From an optimization exercise on the open Yosys and OpenROAD flow, aimed at small area; shortcuts taken in it are not production practice. RTL that was checked went through simulation tests only; none was proved equivalent to the original. Some runs may be left out. An edit can pass the tests and still lose a function that they never use. Only the layout flow was run in run 2; the RTL was not checked for function there.

Fig. 1: run 1, routing view
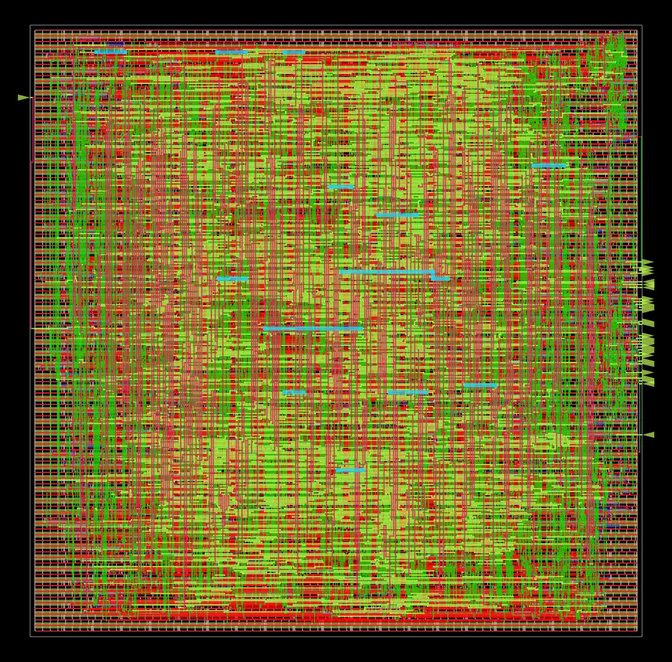
Fig. 2: run 1, where the registers sit
Scale: 2 px per um. Other sequential cells in the stronger gray, the rest of the logic in the fainter gray.
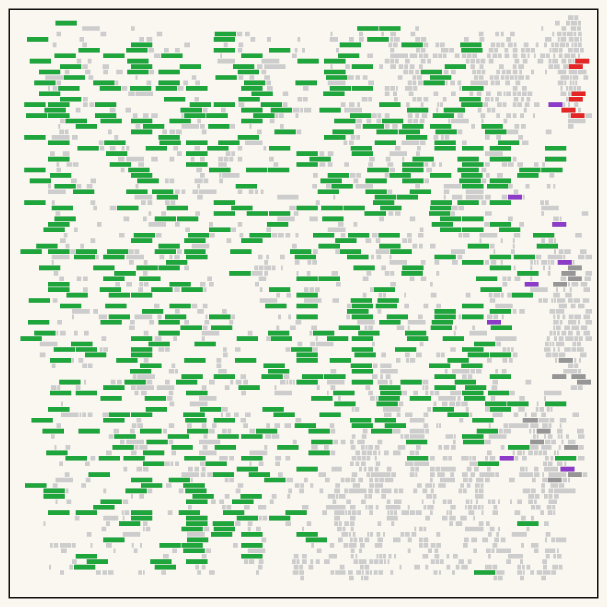
Fig. 3: run 1, local utilization
Scale: 1 px per um. The die is cut into 29 by 29 equal tiles; dark purple is low, yellow is high, 0 to 100% covered.
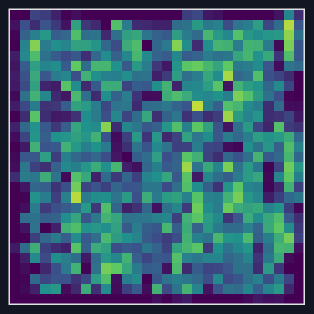
`run.sh`:
```
#!/bin/bash
# synth_recipe.tcl (not shown) runs the flow's synth.tcl, then flattens the netlist and writes it again
# the make line also repeats each setting of config.mk as NAME=value (left out here)
make -C /OpenROAD-flow-scripts/flow DESIGN_CONFIG=/design/flow/config.mk WORK_HOME=/design/flow/orfs CLKGATE_MAP_FILE= SYNTH_SCRIPT=/design/flow/synth_recipe.tcl finish
```
`config.mk`:
```
export PLATFORM = sky130hd
export DESIGN_NAME = fifo
export DESIGN_NICKNAME = fifo
export VERILOG_FILES = /design/flow/design.v
export SDC_FILE = /design/flow/constraint.sdc
export NUM_CORES = 4
export LEC_CHECK = 0
export CAP_MARGIN = 20
export CORE_MARGIN = 2
export CORE_UTILIZATION = 30
export SLEW_MARGIN = 20
```
`constraint.sdc`:
```
create_clock -name core_clock -period 10.0 [get_ports {clk}]
set_input_delay 2.0000 -clock core_clock [delete_from_list [all_inputs] [get_ports {clk}]]
set_output_delay 2.0000 -clock core_clock [all_outputs]
set_load 0.01 [all_outputs]
```
`design.v`:
```
`timescale 1ns / 1ps
module fifo(
    input clk,rst,wr_en,re_en,
    input [7:0] data_in,
    output reg [7:0] data_out,count,
    output reg empty,full    
    );
    reg [7:0] memory [63:0] ;
    reg [5:0] rd_ptr,wr_ptr;
    always@(count) 
        begin
            empty=(count==0);
            full=(count==64);
        end
    always@(posedge clk)
        begin
            if (rst)
                count<=0;
            else if ( (wr_en && !full) && (re_en && !empty) )   
                    count<=count;
                 else if (wr_en && !full)
                            count<=count+1;
                      else if (re_en && !empty)
                                count<=count-1;
                           else
                                count<=count;                            
        end
    always@(posedge clk)
        begin
            if(rst)
                data_out<=0;
            else
            begin
                if (re_en && !empty)
                    data_out<=memory[rd_ptr];
                else
                    data_out<=data_out;
                if (wr_en && !full)
                    memory[wr_ptr]=data_in;
                else
                    memory[wr_ptr]=memory[wr_ptr];
            end      
        end
    always@(posedge clk)
        begin
            if(rst)
                begin
                    wr_ptr<=0;
                    rd_ptr<=0;
                end
            else 
                begin
                    if (re_en && !empty)
                        rd_ptr<= (rd_ptr+1) % 64;
                    else 
                        rd_ptr<=rd_ptr;
                    if (wr_en && !full)
                        wr_ptr<= (wr_ptr+1) % 64;
                    else
                        wr_ptr<=wr_ptr;
                end           
        end       
endmodule
```
==> flow_metrics.env, run 1 <==
export IMPL_worst_slew_pin_slew_ns=1.31
export IMPL_synthArstFlopShare_pct=0
export IMPL_post_route_cell_area_sq_um=31200
export IMPL_multi_input_area_share_pct=30.7
export IMPL_buf_share_pct=6.73
export IMPL_fin_nets=2231
export IMPL_hold_class="flip-flop to flip-flop"
export IMPL_fillers=8065
export IMPL_final_clk_cell_share_pct=6.88
export IMPL_use_met1_pct=57.4
export IMPL_std_cell_rows=106
export IMPL_dpl_cell_count=3213
export IMPL_inv_count=15
export IMPL_synth_top_flop_cell="edfxtp_1"
export IMPL_min_delay_start="data_out[6]"
export IMPL_topRoutingLayerUsed="met5"
export IMPL_netlist_area_leader_share_pct=61.1
export IMPL_rsz0062_at_grt="no"
export IMPL_cp_end_kind="flip-flop"
export IMPL_antenna_found_initial=39
export IMPL_clkTransAtPathRegs_ns=0.06
export IMPL_path_class="flip-flop to flip-flop"
export IMPL_path_delay_family="simple AND/OR/NAND/NOR gates"
export IMPL_synthAdderAreaFrac_pct=0.776
export IMPL_synth_xor_area_share_pct=0.557
export IMPL_yosys_area_share_simple_pct=14.7
export IMPL_path_cells="inv_1, ha_1, buf_4, nor4_4, o32ai_1, a311oi_1, and4_1, nor2_4, buf_16, and3_1, a211oi_4, buf_4"
export IMPL_drive_gt1_share_pct=23.3
export IMPL_critPathMostFrequentCell="buf_4"
export IMPL_multiInputGateArea_sq_um=9580
export IMPL_busiest_layer="met2"
export IMPL_synth_edf_count=512
export IMPL_grt_start_max_net_pins=65
export IMPL_portBuffers=29
export IMPL_status="no timing/DRC/antenna violations"
export IMPL_postCtsSetupRepairBufs=0
export IMPL_cp_required_ns=10.30
export IMPL_regToRegSetupSlack_ns=4.21
export IMPL_detail_route_wl_per_cell_um=65.5
export IMPL_worstHoldEndpoint="data_out[6]"
export IMPL_buffers=256
export IMPL_die_y_um=294
export IMPL_cts_buffers=68
export IMPL_tns_ns=0
export IMPL_grt_use_met3_pct=29.4
export IMPL_tritoncts="yes"
export IMPL_synthCells=1972
export IMPL_slowest_stage="and4_1"
export IMPL_diodes=25
export IMPL_pre_cts_slack_ns=4.32
export IMPL_syn_cell_area_sq_um=25100
export IMPL_grt_pass1_wl_mm=274
export IMPL_crit_cells=12
export IMPL_die_area_sq_um=86100
export IMPL_worstPathMaxFanout=64
export IMPL_dp_hpwl_mm=153
export IMPL_synth_top_family_by_area="compound AO/OA/AOI/OAI gates"
export IMPL_synth_fp_nets=1999
export IMPL_cpPeakStageDelay_ns=0.93
export IMPL_yosysTopAreaCell="edfxtp_1"
export IMPL_drc=0
export IMPL_synthMuxAreaShare_pct=0.562
export IMPL_fin_skew_ns=0.0308
export IMPL_met2_usage_pct=66.3
export IMPL_synth_most_common_cell="edfxtp_1"
export IMPL_drt_antenna_violating_nets=0
export IMPL_tap_cells=1080
export IMPL_clk_root_buffer_cell="clkbuf_16"
export IMPL_hold_violations=0
export IMPL_ys_ff_latch=540
export IMPL_slew_viol_final=0
export IMPL_critPathCapture="memory[48][5]"
export IMPL_regToRegStartpoint="wr_ptr[0]"
export IMPL_wl_mm=220
export IMPL_synth_compound_area_share_pct=18.1
export IMPL_cts_resized_gates=0
export IMPL_critical_path_arrival_ns=6.09
export IMPL_timing_rr_end="memory[48][5]"
export IMPL_synth_warnings=2
export IMPL_area_delta_synth_final_pct=24.2
export IMPL_synth_common_cells="512 x edfxtp_1, 301 x a22oi_1, 203 x nor2_1"
export IMPL_wl_met1_mm=74.3
Notes on Fig. 1 above:
routed wl met2: 85.2 mm
Detail Route met3 WL: 37.1 mm

Notes on Fig. 2 above:
| color | name in the netlist | flops |
|---|---|---|
| green | memory | 512 |
| red | rd_ptr | 6 |
| purple | data_out | 8 |
not colored: 14
register share of the cell area: 51.0%
Core Util, Final: 37.5%
register area: 15,900 sq um

Notes on Fig. 3 above:
tiles over 75% full: 2.6%
fullest tile: 91%
mean over tiles: 35%
emptiest ninth of the die: bottom left
nearly empty tiles: 9.2%
Core Region: 83,300 sq um
Starting Density: 30.2%

==> run 2: changes to the inputs <==
==> design.v (replaced) <==
`timescale 1ns / 1ps
module fifo(
    input clk,rst,wr_en,re_en,
    input [7:0] data_in,
    output reg [7:0] data_out,
    output [7:0] count,
    output empty,full
    );
    reg [5:0] rd_ptr, wr_ptr;
    reg [6:0] cnt;
    assign count = {1'b0, cnt};
    assign empty = ~|cnt;
    assign full  = cnt[6];
    wire wr = wr_en & ~full;
    wire rd = re_en & ~empty;
    function [5:0] step;
        input [5:0] s;
        begin
            step = {s[4:0], s[5] ^ s[4] ^ ~|s[4:0]};
        end
    endfunction
    always @(posedge clk) begin
        if (rst)
            cnt <= 7'd0;
        else if (wr & ~rd)
            cnt <= cnt + 7'd1;
        else if (rd & ~wr)
            cnt <= cnt - 7'd1;
    end
    always @(posedge clk) begin
        if (rst) begin
            wr_ptr <= 6'd0;
            rd_ptr <= 6'd0;
        end else begin
            if (wr) wr_ptr <= step(wr_ptr);
            if (rd) rd_ptr <= step(rd_ptr);
        end
    end
    wire [7:0] rlo_n, rhi_n, wlo_n, whi_n;
    genvar g;
    generate
        for (g = 0; g < 8; g = g + 1) begin : g_pre
            assign rlo_n[g] = ~(rd_ptr[2:0] == g);
            assign rhi_n[g] = ~(rd_ptr[5:3] == g);
            assign wlo_n[g] = ~(~rst & wr & (wr_ptr[2:0] == g));
            assign whi_n[g] = ~(wr_ptr[5:3] == g);
        end
    endgenerate
    wire [63:0] rsel, wsel;
    wire [7:0] row [0:63];
    generate
        for (g = 0; g < 64; g = g + 1) begin : g_row
            reg [7:0] q;
            fifo_nor2 u_ws (.a(whi_n[g/8]), .b(wlo_n[g%8]), .y(wsel[g]));
            fifo_nor2 u_rs (.a(rhi_n[g/8]), .b(rlo_n[g%8]), .y(rsel[g]));
            always @(posedge clk)
                if (wsel[g])
                    q <= data_in;
            assign row[g] = q;
        end
    endgenerate
    wire [7:0] grp_n [0:21];
    genvar b;
    generate
        for (g = 0; g < 21; g = g + 1) begin : g_grp
            for (b = 0; b < 8; b = b + 1) begin : g_bit
                fifo_aoi222 u_sel (
                    .a0(row[3*g][b]),   .s0(rsel[3*g]),
                    .a1(row[3*g+1][b]), .s1(rsel[3*g+1]),
                    .a2(row[3*g+2][b]), .s2(rsel[3*g+2]),
                    .y(grp_n[g][b]));
            end
        end
        for (b = 0; b < 8; b = b + 1) begin : g_last
            fifo_nand2 u_sel (.a(row[63][b]), .b(rsel[63]), .y(grp_n[21][b]));
        end
    endgenerate
    reg [7:0] rdata;
    integer k;
    always @(*) begin
        rdata = 8'hff;
        for (k = 0; k < 22; k = k + 1)
            rdata = rdata & grp_n[k];
        rdata = ~rdata;
    end
    always @(posedge clk) begin
        if (rst)
            data_out <= 8'd0;
        else if (rd)
            data_out <= rdata;
    end
endmodule
module fifo_nor2(input a, b, output y);
    assign y = ~(a | b);
endmodule
module fifo_nand2(input a, b, output y);
    assign y = ~(a & b);
endmodule
module fifo_aoi222(input a0, s0, a1, s1, a2, s2, output y);
    assign y = ~((a0 & s0) | (a1 & s1) | (a2 & s2));
endmodule
--- a/config.mk
+++ b/config.mk
@@ -11 +11,3 @@
 export SLEW_MARGIN = 20
+export SYNTH_HIERARCHICAL = 1
+export SYNTH_MINIMUM_KEEP_SIZE = 0
Fig. 4: run 2, gate families picked out
Scale: 1.5 px per um.
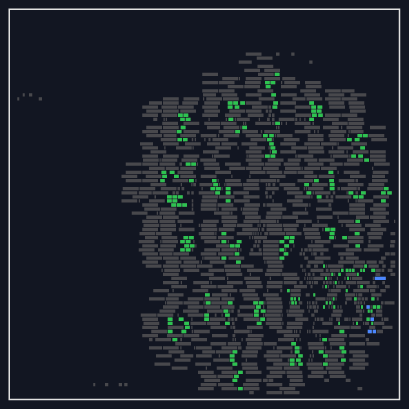
| color | family | cells | most used |
|---|---|---|---|
| green | aoi and oai cells | 209 | a222oi_1 |
| blue | non-inverting ao/oa cells | 5 | a21o_1 |
most common cell after layout, fill and taps aside: edfxtp_1
non-filler cells, final: 2,040
multi-input combinational area share: 15.6%

Fig. 5: run 2, local utilization
Scale: 1.5 px per um. The die is cut into 26 by 26 equal tiles; dark purple is low, yellow is high, 0 to 100% covered.
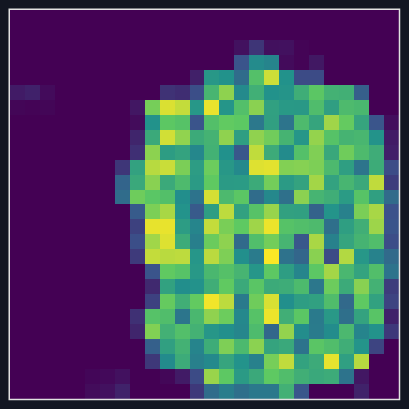
nearly empty tiles: 44%
fullest tile: 100%
emptiest ninth of the die: top left
tiles over 75% full: 13%
Starting Density: 30.3%
Core Region: 64,500 sq um
Core Util, Final: 34.6%

==> flow_metrics.env, run 2 <==
export IMPL_hold_violations=0
export IMPL_synth_top_family_by_area="compound AO/OA/AOI/OAI gates"
export IMPL_seq_share_pct=71.3
export IMPL_inv_count=4
export IMPL_worst_slew_pin_slew_ns=0.963
export IMPL_timing_rr_end="data_out[6]"
export IMPL_grt_start_max_net_pins=65
export IMPL_area_delta_synth_final_pct=14.2
export IMPL_synthMuxAreaShare_pct=0.109
export IMPL_regToRegStartpoint="rd_ptr[1]"
export IMPL_worstHoldEndpoint="wr_ptr[3]"
export IMPL_detail_route_wl_per_cell_um=25.6
export IMPL_fin_skew_ns=0.0187
export IMPL_dp_hpwl_mm=31.4
export IMPL_dpl_cell_count=1950
export IMPL_rsz0062_at_grt="no"
export IMPL_synth_top_flop_cell="edfxtp_1"
export IMPL_postCtsSetupRepairBufs=0
export IMPL_hold_class="flip-flop to flip-flop"
export IMPL_clkTransAtPathRegs_ns=0.06
export IMPL_cp_end_kind="flip-flop"
export IMPL_grt_pass1_wl_mm=75.0
export IMPL_synthArstFlopShare_pct=0
export IMPL_topRoutingLayerUsed="met4"
export IMPL_wl_mm=52.2
export IMPL_synth_most_common_cell="edfxtp_1"
export IMPL_cp_required_ns=10.20
export IMPL_synth_xor_area_share_pct=0.134
export IMPL_antenna_found_initial=0
export IMPL_clk_root_buffer_cell="clkbuf_16"
export IMPL_path_delay_family="simple AND/OR/NAND/NOR gates"
export IMPL_buf_share_pct=1.27
export IMPL_tns_ns=0
export IMPL_drc=0
export IMPL_synth_fp_nets=1100
export IMPL_die_area_sq_um=67200
export IMPL_busiest_layer="met2"
export IMPL_post_route_cell_area_sq_um=22300
export IMPL_diodes=0
export IMPL_path_cells="clkdlybuf4s50_1, buf_4, inv_1, and3_1, nand3_1, nor2_1"
export IMPL_met2_usage_pct=24.3
export IMPL_final_clk_cell_share_pct=6.98
export IMPL_slowest_stage="nor2_1"
export IMPL_cts_buffers=50
export IMPL_cts_resized_gates=0
export IMPL_yosysTopAreaCell="edfxtp_1"
export IMPL_yosys_area_share_simple_pct=6.99
export IMPL_fillers=6018
export IMPL_multiInputGateArea_sq_um=3480
export IMPL_synthAdderAreaFrac_pct=0.487
export IMPL_min_delay_start="wr_ptr[2]"
export IMPL_status="no timing/DRC/antenna violations"
export IMPL_wl_met2_mm=24.6
export IMPL_wl_met3_mm=5.34
export IMPL_std_cell_rows=93
export IMPL_synth_common_cells="512 x edfxtp_1, 168 x a222oi_1, 147 x nor2_1"
export IMPL_syn_cell_area_sq_um=19500
export IMPL_wl_met1_mm=20.2
export IMPL_buffers=32
export IMPL_netlist_area_leader_share_pct=78.7
export IMPL_synthCells=1081
export IMPL_die_y_um=259
export IMPL_drive_gt1_share_pct=7.93
export IMPL_portBuffers=28
export IMPL_synth_warnings=7
export IMPL_slew_viol_final=0
export IMPL_tritoncts="yes"
--- run 3 (changed files replaced; the others as in run 2) ---
==> design.v <==
`timescale 1ns / 1ps
module fifo(
    input clk,rst,wr_en,re_en,
    input [7:0] data_in,
    output reg [7:0] data_out,
    output [7:0] count,
    output empty,full
    );
    reg [5:0] rd_ptr, wr_ptr;
    reg [6:0] cnt;
    genvar g, b;
    wire wr, rd;
    wire [6:0] cnt_next;
    assign count = {1'b0, cnt};
    assign full  = cnt[6];
    fifo_ctrl u_ctrl (.rst(rst), .wr_en(wr_en), .re_en(re_en), .cnt(cnt),
                      .wr(wr), .rd(rd), .empty(empty), .cnt_next(cnt_next));
    always @(posedge clk)
        cnt <= cnt_next;
    wire [5:0] wr_ptr_next, rd_ptr_next;
    fifo_ptr u_wptr (.rst(rst), .en(wr), .s(wr_ptr), .s_next(wr_ptr_next));
    fifo_ptr u_rptr (.rst(rst), .en(rd), .s(rd_ptr), .s_next(rd_ptr_next));
    always @(posedge clk) begin
        wr_ptr <= wr_ptr_next;
        rd_ptr <= rd_ptr_next;
    end
    wire [7:0] rlo_n, rhi_n, wlo_n, whi_n;
    wire wr_go, rst_n;
    fifo_inv  u_rstn (.a(rst), .y(rst_n));
    fifo_and2 u_wgo (.a(wr), .b(rst_n), .y(wr_go));
    fifo_dec3  u_rlo (.a(rd_ptr[2:0]), .y_n(rlo_n));
    fifo_dec3  u_rhi (.a(rd_ptr[5:3]), .y_n(rhi_n));
    fifo_dec3e u_wlo (.en(wr_go), .a(wr_ptr[2:0]), .y_n(wlo_n));
    fifo_dec3  u_whi (.a(wr_ptr[5:3]), .y_n(whi_n));
    wire [63:0] rsel;
    wire [7:0] row [0:63];
    generate
        for (g = 0; g < 64; g = g + 1) begin : g_row
            reg [7:0] q;
            wire [7:0] q_next;
            wire wsel, wsel_n;
            fifo_nor2 u_ws (.a(whi_n[g/8]), .b(wlo_n[g%8]), .y(wsel));
            fifo_inv u_wsn (.a(wsel), .y(wsel_n));
            fifo_nor2 u_rs (.a(rhi_n[g/8]), .b(rlo_n[g%8]), .y(rsel[g]));
            for (b = 0; b < 8; b = b + 1) begin : g_bit
                fifo_ao22 u_hold (.a0(wsel), .b0(data_in[b]),
                                  .a1(wsel_n), .b1(q[b]), .y(q_next[b]));
            end
            always @(posedge clk)
                q <= q_next;
            assign row[g] = q;
        end
    endgenerate
    wire [7:0] grp_n [0:21];
    wire [7:0] part [0:5];
    wire [7:0] dout_next;
    wire rld, rhd;
    fifo_ldhd u_rldhd (.en(rd), .rst(rst), .ld(rld), .hd(rhd));
    generate
        for (g = 0; g < 21; g = g + 1) begin : g_grp
            for (b = 0; b < 8; b = b + 1) begin : g_bit
                fifo_aoi222 u_sel (
                    .a0(row[3*g][b]),   .s0(rsel[3*g]),
                    .a1(row[3*g+1][b]), .s1(rsel[3*g+1]),
                    .a2(row[3*g+2][b]), .s2(rsel[3*g+2]),
                    .y(grp_n[g][b]));
            end
        end
        for (b = 0; b < 8; b = b + 1) begin : g_out
            fifo_nand2 u_sel (.a(row[63][b]), .b(rsel[63]), .y(grp_n[21][b]));
            fifo_nand4 u_p0 (.a(grp_n[0][b]),  .b(grp_n[1][b]),  .c(grp_n[2][b]),  .d(grp_n[3][b]),  .y(part[0][b]));
            fifo_nand4 u_p1 (.a(grp_n[4][b]),  .b(grp_n[5][b]),  .c(grp_n[6][b]),  .d(grp_n[7][b]),  .y(part[1][b]));
            fifo_nand4 u_p2 (.a(grp_n[8][b]),  .b(grp_n[9][b]),  .c(grp_n[10][b]), .d(grp_n[11][b]), .y(part[2][b]));
            fifo_nand4 u_p3 (.a(grp_n[12][b]), .b(grp_n[13][b]), .c(grp_n[14][b]), .d(grp_n[15][b]), .y(part[3][b]));
            fifo_nand3 u_p4 (.a(grp_n[16][b]), .b(grp_n[17][b]), .c(grp_n[18][b]), .y(part[4][b]));
            fifo_nand3 u_p5 (.a(grp_n[19][b]), .b(grp_n[20][b]), .c(grp_n[21][b]), .y(part[5][b]));
            fifo_dout u_dout (.p0(part[0][b]), .p1(part[1][b]), .p2(part[2][b]),
                              .p3(part[3][b]), .p4(part[4][b]), .p5(part[5][b]),
                              .ld(rld), .hd(rhd), .q(data_out[b]), .y(dout_next[b]));
        end
    endgenerate
    always @(posedge clk)
        data_out <= dout_next;
endmodule
module fifo_ctrl(input rst, wr_en, re_en, input [6:0] cnt,
                 output wr, rd, empty, output reg [6:0] cnt_next);
    assign empty = ~|cnt;
    assign wr = wr_en & ~cnt[6];
    assign rd = re_en & ~empty;
    reg u, d, flip;
    integer i;
    always @(*) begin
        u = wr & ~rd;
        d = rd & ~wr;
        for (i = 0; i < 7; i = i + 1) begin
            flip = u | d;
            cnt_next[i] = ~rst & (cnt[i] ^ flip);
            u = u & cnt[i];
            d = d & ~cnt[i];
        end
    end
endmodule
module fifo_ldhd(input en, rst, output ld, hd);
    wire en_n;
    fifo_inv  u_i (.a(en), .y(en_n));
    fifo_nor2 u_l (.a(en_n), .b(rst), .y(ld));
    fifo_nor2 u_h (.a(en), .b(rst), .y(hd));
endmodule
module fifo_ptr(input rst, en, input [5:0] s, output [5:0] s_next);
    wire ld, hd;
    wire fb = s[5] ^ s[4] ^ ~|s[4:0];
    fifo_ldhd u_ldhd (.en(en), .rst(rst), .ld(ld), .hd(hd));
    assign s_next = ({6{ld}} & {s[4:0], fb}) | ({6{hd}} & s);
endmodule
module fifo_dec3(input [2:0] a, output [7:0] y_n);
    wire [2:0] a_n;
    genvar k;
    generate
        for (k = 0; k < 3; k = k + 1) begin : g_inv
            fifo_inv u_i (.a(a[k]), .y(a_n[k]));
        end
        for (k = 0; k < 8; k = k + 1) begin : g_k
            fifo_nand3 u_n (.a(k & 1 ? a[0] : a_n[0]), .b(k & 2 ? a[1] : a_n[1]),
                            .c(k & 4 ? a[2] : a_n[2]), .y(y_n[k]));
        end
    endgenerate
endmodule
module fifo_dec3e(input en, input [2:0] a, output [7:0] y_n);
    wire [2:0] a_n;
    genvar k;
    generate
        for (k = 0; k < 3; k = k + 1) begin : g_inv
            fifo_inv u_i (.a(a[k]), .y(a_n[k]));
        end
        for (k = 0; k < 8; k = k + 1) begin : g_k
            fifo_nand4 u_n (.a(k & 1 ? a[0] : a_n[0]), .b(k & 2 ? a[1] : a_n[1]),
                            .c(k & 4 ? a[2] : a_n[2]), .d(en), .y(y_n[k]));
        end
    endgenerate
endmodule
module fifo_dout(input p0, p1, p2, p3, p4, p5, ld, hd, q, output y);
    wire n0, n1, n2, r;
    fifo_nor2  u_n0 (.a(p0), .b(p1), .y(n0));
    fifo_nor2  u_n1 (.a(p2), .b(p3), .y(n1));
    fifo_nor2  u_n2 (.a(p4), .b(p5), .y(n2));
    fifo_nand3 u_r  (.a(n0), .b(n1), .c(n2), .y(r));
    fifo_ao22  u_y  (.a0(ld), .b0(r), .a1(hd), .b1(q), .y(y));
endmodule
module fifo_and2(input a, b, output y);
    assign y = a & b;
endmodule
module fifo_inv(input a, output y);
    assign y = ~a;
endmodule
module fifo_ao22(input a0, b0, a1, b1, output y);
    assign y = (a0 & b0) | (a1 & b1);
endmodule
module fifo_nor2(input a, b, output y);
    assign y = ~(a | b);
endmodule
module fifo_nand2(input a, b, output y);
    assign y = ~(a & b);
endmodule
module fifo_nand3(input a, b, c, output y);
    assign y = ~(a & b & c);
endmodule
module fifo_nand4(input a, b, c, d, output y);
    assign y = ~(a & b & c & d);
endmodule
module fifo_aoi222(input a0, s0, a1, s1, a2, s2, output y);
    assign y = ~((a0 & s0) | (a1 & s1) | (a2 & s2));
endmodule
==> config.mk <==
export PLATFORM = sky130hd
export DESIGN_NAME = fifo
export DESIGN_NICKNAME = fifo
export VERILOG_FILES = /design/flow/design.v
export SDC_FILE = /design/flow/constraint.sdc
export NUM_CORES = 4
export LEC_CHECK = 0
export CAP_MARGIN = 20
export CORE_MARGIN = 2
export CORE_UTILIZATION = 60
export CTS_BUF_LIST = sky130_fd_sc_hd__clkbuf_8
export CTS_CLUSTER_DIAMETER = 60
export CTS_CLUSTER_SIZE = 16
export SLEW_MARGIN = 20
export SYNTH_HIERARCHICAL = 1
export SYNTH_MINIMUM_KEEP_SIZE = 0
Fig. 6: run 3, routing view
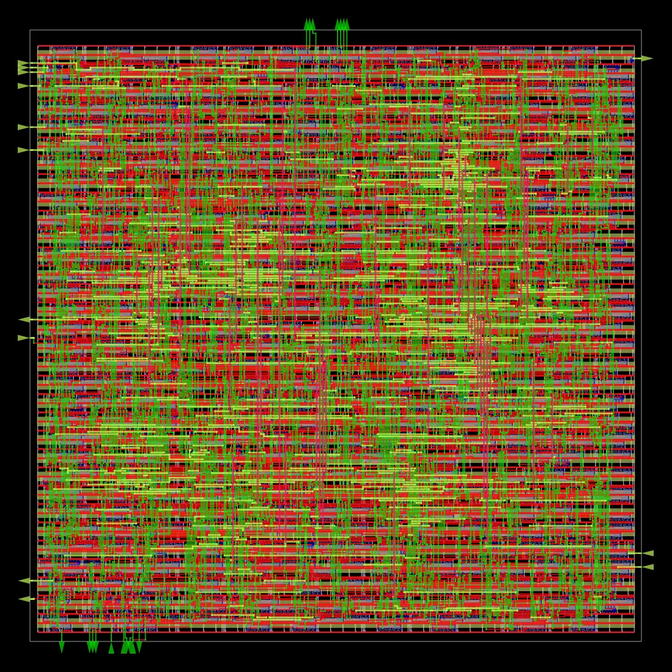
Detail Route met3 WL: 5.31 mm
met1 WL: 25.3 mm
DR WL/cell: 26.7 um
routed wl met2: 23.6 mm

Fig. 7: run 3, layout detail
Window x 71 to 111, y 71 to 111 um. Cells in gray, sequential cells in the stronger gray; small squares are vias.
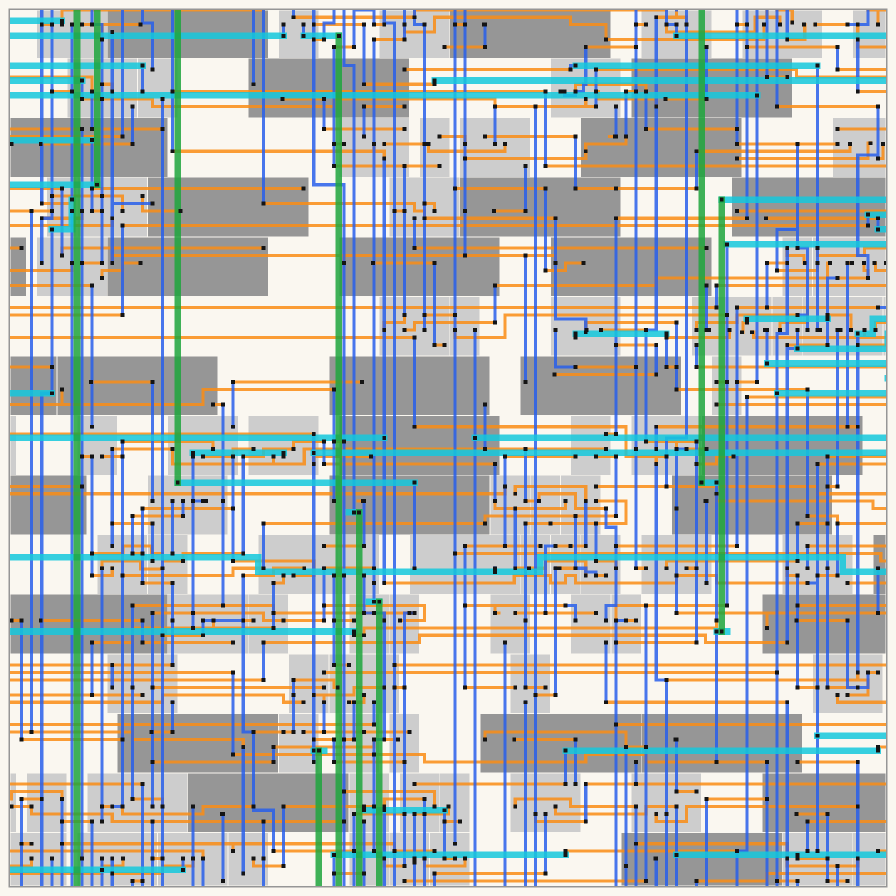
| color | layer |
|---|---|
| cyan | M3 |
| green | M4 |
| blue | M2 |
| orange | M1 |
cells with their middle in the window: 102
sequential cells in the window: 27
netlist names of flops here include: g_row.q (20), rd_ptr (6)
most frequent: dfxtp_1 (27), nand3_1 (23), a22o_1 (23)

==> flow_metrics.env, run 3 <==
export IMPL_status="no timing/DRC/antenna violations"
export IMPL_fin_skew_ns=0.0365
export IMPL_antenna_found_initial=0
export IMPL_slowest_stage="nand4_1"
export IMPL_dpl_cell_count=2050
export IMPL_hold_violations=0
export IMPL_dp_hpwl_mm=35.1
export IMPL_diodes=0
export IMPL_synth_warnings=8
export IMPL_synth_most_common_cell="dfxtp_1"
export IMPL_cp_end_kind="flip-flop"
export IMPL_initial_core_util_pct=61.3
export IMPL_h_tree_depth=2
export IMPL_clkTransAtPathRegs_ns=0.10
export IMPL_multiInputGateArea_sq_um=7780
export IMPL_postCtsSetupRepairBufs=0
export IMPL_ff_latch_area_sq_um=10800
export IMPL_area_delta_synth_final_pct=7.23
export IMPL_grt_start_max_net_pins=65
export IMPL_met2_usage_pct=48.6
export IMPL_synth_top_flop_cell="dfxtp_1"
export IMPL_timing_rr_end="g_row[18].q[2]"
export IMPL_drt_pass1_iter_count=11
export IMPL_worst_slew_pin_slew_ns=1.04
export IMPL_wl_mm=56.1
export IMPL_tns_ns=0
export IMPL_synthArstFlopShare_pct=0
export IMPL_topRoutingLayerUsed="met4"
export IMPL_grt_pass1_wl_mm=85.6
export IMPL_worstHoldEndpoint="g_row[63].q[2]"
export IMPL_synthCells=1622
export IMPL_die_y_um=182
export IMPL_slew_viol_final=0
export IMPL_routed_via_density=7.28
export IMPL_multi_input_area_share_pct=38.4
export IMPL_hold_class="flip-flop to flip-flop"
export IMPL_yosysSeqAreaShare_pct=57.1
export IMPL_path_cells="clkdlybuf4s50_1, nor2b_1, and2_1, nand4_1, nor2_1, inv_1, a22o_1"
export IMPL_die_area_sq_um=32900
export IMPL_synthMuxAreaShare_pct=0.185
export IMPL_regToRegStartpoint="cnt[6]"
export IMPL_drive_gt1_share_pct=4.23
export IMPL_synth_top_family_by_area="compound AO/OA/AOI/OAI gates"
export IMPL_synth_common_cells="539 x dfxtp_1, 526 x a22o_1, 168 x a222oi_1"
export IMPL_yosysTopAreaCell="dfxtp_1"
export IMPL_synth_cell_types=33
export IMPL_syn_cell_area_sq_um=18900
export IMPL_inv_count=82
export IMPL_seq_share_pct=53.2
export IMPL_drt_initial_drc_count=2333
export IMPL_post_route_cell_area_sq_um=20300
export IMPL_buffers=36
export IMPL_synth_xor_area_share_pct=0.278
export IMPL_cts_resized_gates=0
export IMPL_synth_fp_nets=1636
export IMPL_core_sq_um=30800
export IMPL_rsz0062_at_grt="no"
export IMPL_portBuffers=28
export IMPL_clk_root_buffer_cell="clkbuf_8"
export IMPL_cts_buffers=40
export IMPL_min_delay_start="g_row[63].q[2]"
export IMPL_std_cell_rows=64
export IMPL_path_delay_family="simple AND/OR/NAND/NOR gates"
export IMPL_drc=0
export IMPL_yosys_area_share_simple_pct=6.75
export IMPL_cp_required_ns=10.48
export IMPL_busiest_layer="met1"
export IMPL_drv_cap=0
export IMPL_final_common_cell="dfxtp_1"
export IMPL_synthAdderAreaFrac_pct=0.132
export IMPL_fin_cells=2098
export IMPL_netlist_area_leader_share_pct=57.1
export IMPL_buf_share_pct=1.48
export IMPL_fillers=2465
export IMPL_final_clk_cell_share_pct=2.97

==> afterwards: timing with drivers on the ports <==
How much do the figures lean on ideal ports? The routed layouts below were timed once more, with nothing changed but the port constraints.
Step 1 sets driving cells, clkbuf_16 on the clock port and buf_2 on the other inputs (assumed; they add their load-dependent delay and slew).
Step 2, shift: input delay + t, output delay - t, t = (earliest + latest rising clock arrival at the registers) / 2. This alone moves slack from input paths to output paths.
Three values: no drivers, after step 1, after step 2; two values: the first two.
run | t (ns) | setup WS [ns] | worst hold slack (ns) | worst register clock-pin slew, ns
run 1 | 0.689 | 4.209 / 4.209 / 4.209 | 0.497 / 0.497 / 0.497 | 0.08 / 0.08
run 2 | 0.622 | 5.566 / 5.594 / 4.972 | 0.516 / 0.516 / 0.516 | 0.06 / 0.06
run 3 | 0.627 | 5.002 / 5.027 / 4.400 | 0.475 / 0.475 / 0.475 | 0.11 / 0.11
After both steps setup and hold are still met in every run listed. For run 3, which loses most, drivers alone change the setup slack by +0.025 ns; drivers and shift together by -0.602 ns.
